This design comes from an exercise in tuning for small area and a short achievable clock period on the open sky130 flow, not from production work. The RTL was checked by simulation tests, not by an equivalence proof against the original design.

`flow/run.sh`:
```
#!/bin/bash
# synth_recipe.tcl (not shown) runs the flow's synth.tcl, then flattens the netlist and writes it again
# the make line also repeats each setting of config.mk as NAME=value (left out here)
make -C /OpenROAD-flow-scripts/flow DESIGN_CONFIG=/design/flow/config.mk WORK_HOME=/design/flow/orfs CLKGATE_MAP_FILE= SYNTH_SCRIPT=/design/flow/synth_recipe.tcl finish
```
`flow/config.mk`:
```
export PLATFORM = sky130hd
export DESIGN_NAME = alu16_pipe
export DESIGN_NICKNAME = alu16_pipe
export VERILOG_FILES = /design/flow/design.v
export SDC_FILE = /design/flow/constraint.sdc
export NUM_CORES = 4
export LEC_CHECK = 0
export CAP_MARGIN = 20
export CORE_MARGIN = 2
export CORE_UTILIZATION = 40
export SLEW_MARGIN = 20
```
`flow/constraint.sdc`:
```
create_clock -name core_clock -period 6.5 [get_ports {clk}]
set_input_delay 1.3000 -clock core_clock [delete_from_list [all_inputs] [get_ports {clk}]]
set_output_delay 1.3000 -clock core_clock [all_outputs]
set_load 0.01 [all_outputs]
```
`flow/design.v`:
```
module sixteen_bit_full_adder_13 (
    input [15:0] x,
    input [15:0] y,
    input [5:0] op,
    output reg [15:0] s,
    output reg z,
    output reg v,
    output reg n
  );
  reg [15:0] temp;
  always @* begin
    if (op[0+0-:1] == 1'h0) begin
      temp = x + y;
    end else begin
      temp = x - y;
    end
    s = temp;
    if (temp == 1'h0) begin
      z = 1'h1;
    end else begin
      z = 1'h0;
    end
    n = temp[15+0-:1];
    v = (x[15+0-:1] & (y[15+0-:1] ^ op[0+0-:1]) & ~temp[15+0-:1]) + (~x[15+0-:1] & (~y[15+0-:1] ^ op[0+0-:1]) & temp[15+0-:1]);
  end
endmodule
module shifter16_14 (
    input [15:0] x,
    input [15:0] y,
    input [5:0] op,
    output reg [15:0] s
  );
  always @* begin
    s = x;
    case (op[0+1-:2])
      1'h0: begin
        s = x << y[0+3-:4];
      end
      1'h1: begin
        s = x >> y[0+3-:4];
      end
      2'h3: begin
        s = $signed(x) >>> y[0+3-:4];
      end
    endcase
  end
endmodule
module boolean_15 (
    input [15:0] a,
    input [15:0] b,
    input [5:0] op,
    output reg [15:0] s
  );
  always @* begin
    s = 1'h0;
    case (op[0+3-:4])
      4'h8: begin
        s = a & b;
      end
      4'he: begin
        s = a | b;
      end
      3'h6: begin
        s = a ^ b;
      end
      4'ha: begin
        s = a;
      end
    endcase
  end
endmodule
module comp_16 (
    input z,
    input v,
    input n,
    input [5:0] op,
    output reg [15:0] out
  );
  always @* begin
    out = 16'h0000;
    case (op)
      default: begin
        out[0+0-:1] = 1'h0;
      end
      6'h33: begin
        out[0+0-:1] = z;
      end
      6'h35: begin
        out[0+0-:1] = n ^ v;
      end
      6'h37: begin
        out[0+0-:1] = z | (n ^ v);
      end
    endcase
  end
endmodule
module sixteen_bit_multiplier_17 (
    input [15:0] x,
    input [15:0] y,
    output reg [15:0] p
  );
  always @* begin
    p = x * y;
  end
endmodule
module alu_10 (
    input [15:0] x,
    input [15:0] y,
    input [5:0] op,
    output reg [15:0] s,
    output reg z,
    output reg v,
    output reg n
  );
  wire [16-1:0] M_adder_s;
  wire [1-1:0] M_adder_z;
  wire [1-1:0] M_adder_v;
  wire [1-1:0] M_adder_n;
  reg [16-1:0] M_adder_x;
  reg [16-1:0] M_adder_y;
  reg [6-1:0] M_adder_op;
  sixteen_bit_full_adder_13 adder (
    .x(M_adder_x),
    .y(M_adder_y),
    .op(M_adder_op),
    .s(M_adder_s),
    .z(M_adder_z),
    .v(M_adder_v),
    .n(M_adder_n)
  );
  wire [16-1:0] M_shifter_s;
  reg [16-1:0] M_shifter_x;
  reg [16-1:0] M_shifter_y;
  reg [6-1:0] M_shifter_op;
  shifter16_14 shifter (
    .x(M_shifter_x),
    .y(M_shifter_y),
    .op(M_shifter_op),
    .s(M_shifter_s)
  );
  wire [16-1:0] M_boolean_s;
  reg [16-1:0] M_boolean_a;
  reg [16-1:0] M_boolean_b;
  reg [6-1:0] M_boolean_op;
  boolean_15 boolean (
    .a(M_boolean_a),
    .b(M_boolean_b),
    .op(M_boolean_op),
    .s(M_boolean_s)
  );
  wire [16-1:0] M_compare_out;
  reg [1-1:0] M_compare_z;
  reg [1-1:0] M_compare_v;
  reg [1-1:0] M_compare_n;
  reg [6-1:0] M_compare_op;
  comp_16 compare (
    .z(M_compare_z),
    .v(M_compare_v),
    .n(M_compare_n),
    .op(M_compare_op),
    .out(M_compare_out)
  );
  wire [16-1:0] M_multiplier_p;
  reg [16-1:0] M_multiplier_x;
  reg [16-1:0] M_multiplier_y;
  sixteen_bit_multiplier_17 multiplier (
    .x(M_multiplier_x),
    .y(M_multiplier_y),
    .p(M_multiplier_p)
  );
  always @* begin
    M_adder_op = op;
    M_adder_x = x;
    M_adder_y = y;
    z = M_adder_z;
    v = M_adder_v;
    n = M_adder_n;
    M_compare_op = op;
    M_compare_z = M_adder_z;
    M_compare_v = M_adder_v;
    M_compare_n = M_adder_n;
    M_boolean_op = op;
    M_boolean_a = x;
    M_boolean_b = y;
    M_shifter_op = op;
    M_shifter_x = x;
    M_shifter_y = y;
    M_multiplier_x = x;
    M_multiplier_y = y;
    case (op)
      6'h00: begin
        s = M_adder_s;
      end
      6'h01: begin
        s = M_adder_s;
      end
      6'h08: begin
        s = M_boolean_s;
      end
      6'h0e: begin
        s = M_boolean_s;
      end
      6'h06: begin
        s = M_boolean_s;
      end
      6'h0a: begin
        s = M_boolean_s;
      end
      6'h20: begin
        s = M_shifter_s;
      end
      6'h21: begin
        s = M_shifter_s;
      end
      6'h23: begin
        s = M_shifter_s;
      end
      6'h02: begin
        s = M_multiplier_p;
      end
      6'h33: begin
        s = M_compare_out;
      end
      6'h35: begin
        s = M_compare_out;
      end
      6'h37: begin
        s = M_compare_out;
      end
      default: begin
        s = 16'hdead;
      end
    endcase
  end
endmodule
module alu16_pipe (
    input clk,
    input rst,
    input [15:0] x,
    input [15:0] y,
    input [5:0] op,
    output [15:0] s,
    output z,
    output v,
    output n
  );
  reg [15:0] x_q, y_q;
  reg [5:0] op_q;
  reg [15:0] s_q;
  reg z_q, v_q, n_q;
  wire [15:0] alu_s;
  wire alu_z, alu_v, alu_n;
  alu_10 alu (
    .x(x_q),
    .y(y_q),
    .op(op_q),
    .s(alu_s),
    .z(alu_z),
    .v(alu_v),
    .n(alu_n)
  );
  always @(posedge clk) begin
    if (rst) begin
      x_q <= 16'h0000;
      y_q <= 16'h0000;
      op_q <= 6'h00;
      s_q <= 16'h0000;
      z_q <= 1'b0;
      v_q <= 1'b0;
      n_q <= 1'b0;
    end else begin
      x_q <= x;
      y_q <= y;
      op_q <= op;
      s_q <= alu_s;
      z_q <= alu_z;
      v_q <= alu_v;
      n_q <= alu_n;
    end
  end
  assign s = s_q;
  assign z = z_q;
  assign v = v_q;
  assign n = n_q;
endmodule
```
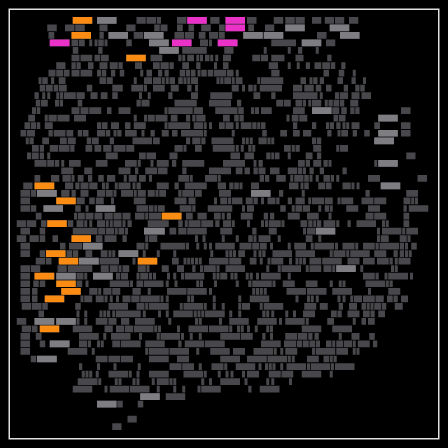
(images/registers.png)
Other sequential cells in the stronger gray, the rest of the logic in the fainter gray.
orange -> x_q  # placed flops 16
magenta -> op_q  # placed flops 6, where top middle
Sequential Area: 1142 sq um
Seq/total area: 11.10%
Final Util: 45.86%

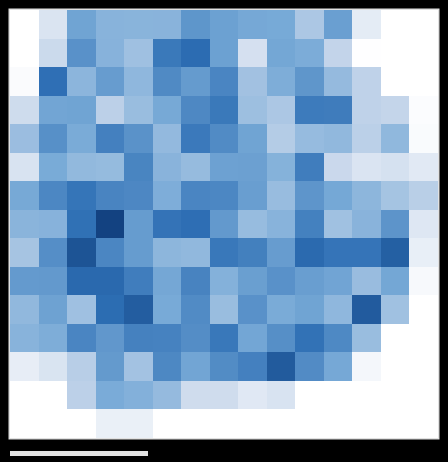
(images/density.png)
The bar under the picture is 50 um long. The die is cut into 15 by 15 equal tiles; white is low, dark blue is high, 0 to 100% covered.
emptiest ninth of the die = bottom right
tiles over 75% full = 4.9%
mean over tiles = 42%
densest ninth of the die = left middle
fullest tile = 93%

==> results.sh <==
export IMPL_syn_area_sq_um=9086
export IMPL_row_count=55
export IMPL_required_ps=6720
export IMPL_grt_remaining_overflow=0
export IMPL_cts_root_buf="clkbuf_16"
export IMPL_hpwl_mm=25.07
export IMPL_post_route_cell_area_sq_um=10290
export IMPL_synth_cell_type_count=68
export IMPL_placed_area_sq_um=10000
export IMPL_nets=1400
export IMPL_avgRoutedWirePerCell_um=22.15
export IMPL_numCtsBuffers=9
export IMPL_clkTransAtPathRegs_ps=60
export IMPL_cts_sinks=57
export IMPL_slew_violations=0
export IMPL_p_leak_nw=4.357
export IMPL_yosys_top_cells_area="fa_1, ha_1, dfxtp_1"
export IMPL_synth_edf_count=0
export IMPL_drtIter0Drc=947
export IMPL_cp_slowest_cell="dfxtp_1"
export IMPL_synth_seq_area_share_pct=12.56
export IMPL_die_h_um=154.7
export IMPL_crit_start="y_q[4]$_SDFF_PP0_"
export IMPL_cp_start_kind="register"
export IMPL_die_area_sq_um=23940
export IMPL_syn_area_per_cell_sq_um=7.915
export IMPL_drtAntennaViolNets=0
export IMPL_cts_buffer_depth=2
export IMPL_min_period_over_period_pct=90.55
export IMPL_ys_flop_type="dfxtp_1"
export IMPL_drc=0
export IMPL_fin_setup_tns_ps=0
export IMPL_powerDensity_nw_per_um2=167.1
export IMPL_yosysMostFrequentCell="inv_1"
export IMPL_cap_viol_max_count=0
export IMPL_syn_num_nets=1367
export IMPL_tritoncts="yes"
export IMPL_postSynthCellCount=1148
export IMPL_period_minus_slack_ps=5886
export IMPL_syn_to_final_growth_pct=13.22
export IMPL_grt_pass1_wl_mm=49.64
export IMPL_synthTopCellsByCount="inv_1, nor2_1, nand2_1"
export IMPL_holdCritPathClass="reg -> reg"
export IMPL_worst_pin_slew_ps=1286
export IMPL_via_per_inst=5.846
export IMPL_first_global_vias=8274
export IMPL_grt_usage_pct=27.59
export IMPL_hold_viol_final=0
export IMPL_hold_ws_ps=681.4
export IMPL_slowest_delay_ps=630
export IMPL_crit_path_end_kind="register"
export IMPL_antenna_found_initial=1
export IMPL_start_util_pct=40.50
export IMPL_hold_start="op_q[4]$_SDFF_PP0_"
export IMPL_crit_path_frequent_cell="fa_1"
export IMPL_hold_buffers=0
export IMPL_cp_max_fo=11
export IMPL_io_buffers=58
export IMPL_crit_type="reg -> reg"
export IMPL_slew_limit_headroom_pct=13.18
export IMPL_synth_seq_cells=57
export IMPL_peakVddDrop_v=0.0001419
export IMPL_vias=8606
export IMPL_clock_fmax_mhz=169.9
export IMPL_coreArea_sq_um=22430
export IMPL_postCtsResizedCells=0
export IMPL_netlist_area_leader_share_pct=17.85
export IMPL_io_pins=59
export IMPL_status="timing/DRC/antenna clean"
export IMPL_htreeDepth=3
export IMPL_worstPathArrival_ps=6100
export IMPL_synth_async_sr_flop_share_pct=0
export IMPL_synth_top_cell_by_area="fa_1"
export IMPL_drive_gt1_share_pct=6.830
export IMPL_clk_latency_ps=350
export IMPL_place_congestion=0.9792
export IMPL_die_x_um=154.7
export IMPL_setup_viol=0
export IMPL_yosys_warnings=7
export IMPL_post_cts_buffers=0
export IMPL_rsz0062_at_grt="no"
export IMPL_crit_chain="clkinv_1 > nor2_1 > fa_1 > inv_1 > fa_1 > fa_1 > fa_1 > inv_1 > fa_1 > inv_1 > fa_1 > inv_1 > ha_1 > nand3_1 > o31ai_1 > o211ai_1 > xnor2_1 > a221oi_1 > nor2_1"
export IMPL_finClkSkew_ps=9.018
export IMPL_routed_wl_mm=32.60
export IMPL_grt_max_degree=53
export IMPL_firstDrtPassIters=6
export IMPL_totalPowerFinal_mw=1.719
export IMPL_reg2reg_from="y_q[4]$_SDFF_PP0_"
[critical path: cells and delay by family, from the launching register on]
family | cells | cell delay [ps]
AO/OA/AOI/OAI | 3 | 760
XOR/XNOR | 1 | 150
adder cells (fa/ha/maj) | 7 | 3160
buffers and inverters | 5 | 640
flip-flops | 1 | 630
AND/OR/NAND/NOR | 3 | 400
[sequential cells by signal, indices dropped and copies added (netlist names)]
signal,flops
n_q,1
v_q,1
op_q,6
y_q,16
s_q,16
x_q,16
z_q,1
[metal layers]
metal	up-vias	GRT usage (%)	wire length, um
met5	-	0	0
met4	0	10.41	1224
met3	89	7.061	3497
met2	503	41.31	13740
met1	4092	38.33	14140
li1	3922	-	-
[cells by family after synthesis]
logic type / Yosys count / share of synthesized area, %
buffers and inverters: 223 / 9.295
AO/OA/AOI/OAI: 233 / 17.14
XOR/XNOR: 61 / 5.880
adder cells (fa/ha/maj): 179 / 31.34
flip-flops: 57 / 12.56
AND/OR/NAND/NOR: 363 / 18.29
multiplexers: 32 / 5.494
[path summary, 6_finish.rpt]
kind | to | slack (ps) | depth (start not counted)
max | s_q[14]$_SDFF_PP0_ | 610 | 19
min | s_q[0]$_SDFF_PP0_ | 680 | 4
max reg2reg | s_q[14]$_SDFF_PP0_ | 610 | 19
min reg2reg | s_q[0]$_SDFF_PP0_ | 680 | 4
[power breakdown]
group          internal [mW]  switching, mW
Clock                  0.276          0.189
Sequential             0.375         0.0387
Combinational          0.340          0.499
[cell usage in the layout (no fill, tap or decap), drive strengths merged, types with 12 or more instances in the layout]
cell and count:
mux4 14, a211oi 12, o211ai 16, a221oi 14, mux2i 15, nor2 131
inv 148, nor2b 40, nand2 114, a21oi 55, xnor2 52, fa 81
dfxtp 57, nand3 16, o21ai 51, clkdlybuf4s50 57, ha 98, buf 33
[through the flow]
| stage | setup WS (ps) | cells |
|---|---|---|
| 6_report | 614.5 | 1472 |
| 5_1_grt | 173.8 | 1471 |
| 4_1_cts | 666.6 | 1471 |
| 3_5_place_dp | 682.2 | 1455 |
| 3_3_place_gp | 818.3 | 1455 |
| 2_1_floorplan | 301.2 | 1148 |
[final cells by class]
type / instances / area (sq um)
flip-flops and latches: 57 / 1142
fillers: 2281 / 12150
clock buffers: 11 / 252.7
inverters: 155 / 581.8
diodes: 1 / 2.502
multi-input cells: 868 / 7106
well taps: 285 / 356.6
repair buffers: 90 / 815.8
clock inverters: 5 / 30.03

## re-timing with driven ports
No port has a modelled driver above. Below, the same layout with a new extraction and two added sets of constraints.
Step 1 (the two cells are an assumption about what drives the block):
set clk [get_ports {clk}]
set_driving_cell -lib_cell sky130_fd_sc_hd__clkbuf_16 $clk
set_driving_cell -lib_cell sky130_fd_sc_hd__buf_2 [delete_from_list [all_inputs] $clk]
Step 2 times the ports against the registers' clock, not the clock port: input delays grow and output delays shrink by t, the midpoint of the rising clock arrivals with the driver on.
a / b / c = no drivers / after step 1 / after step 2; a / b = the first two.
shift t [ns]: 0.390
setup slack, ns: 0.614 / 0.614 / 0.614
worst data-port slew with drivers (ns): 0.05
After both steps this run still meets setup and hold. For this run, drivers alone change the setup slack by 0.000 ns; drivers and shift together by 0.000 ns.
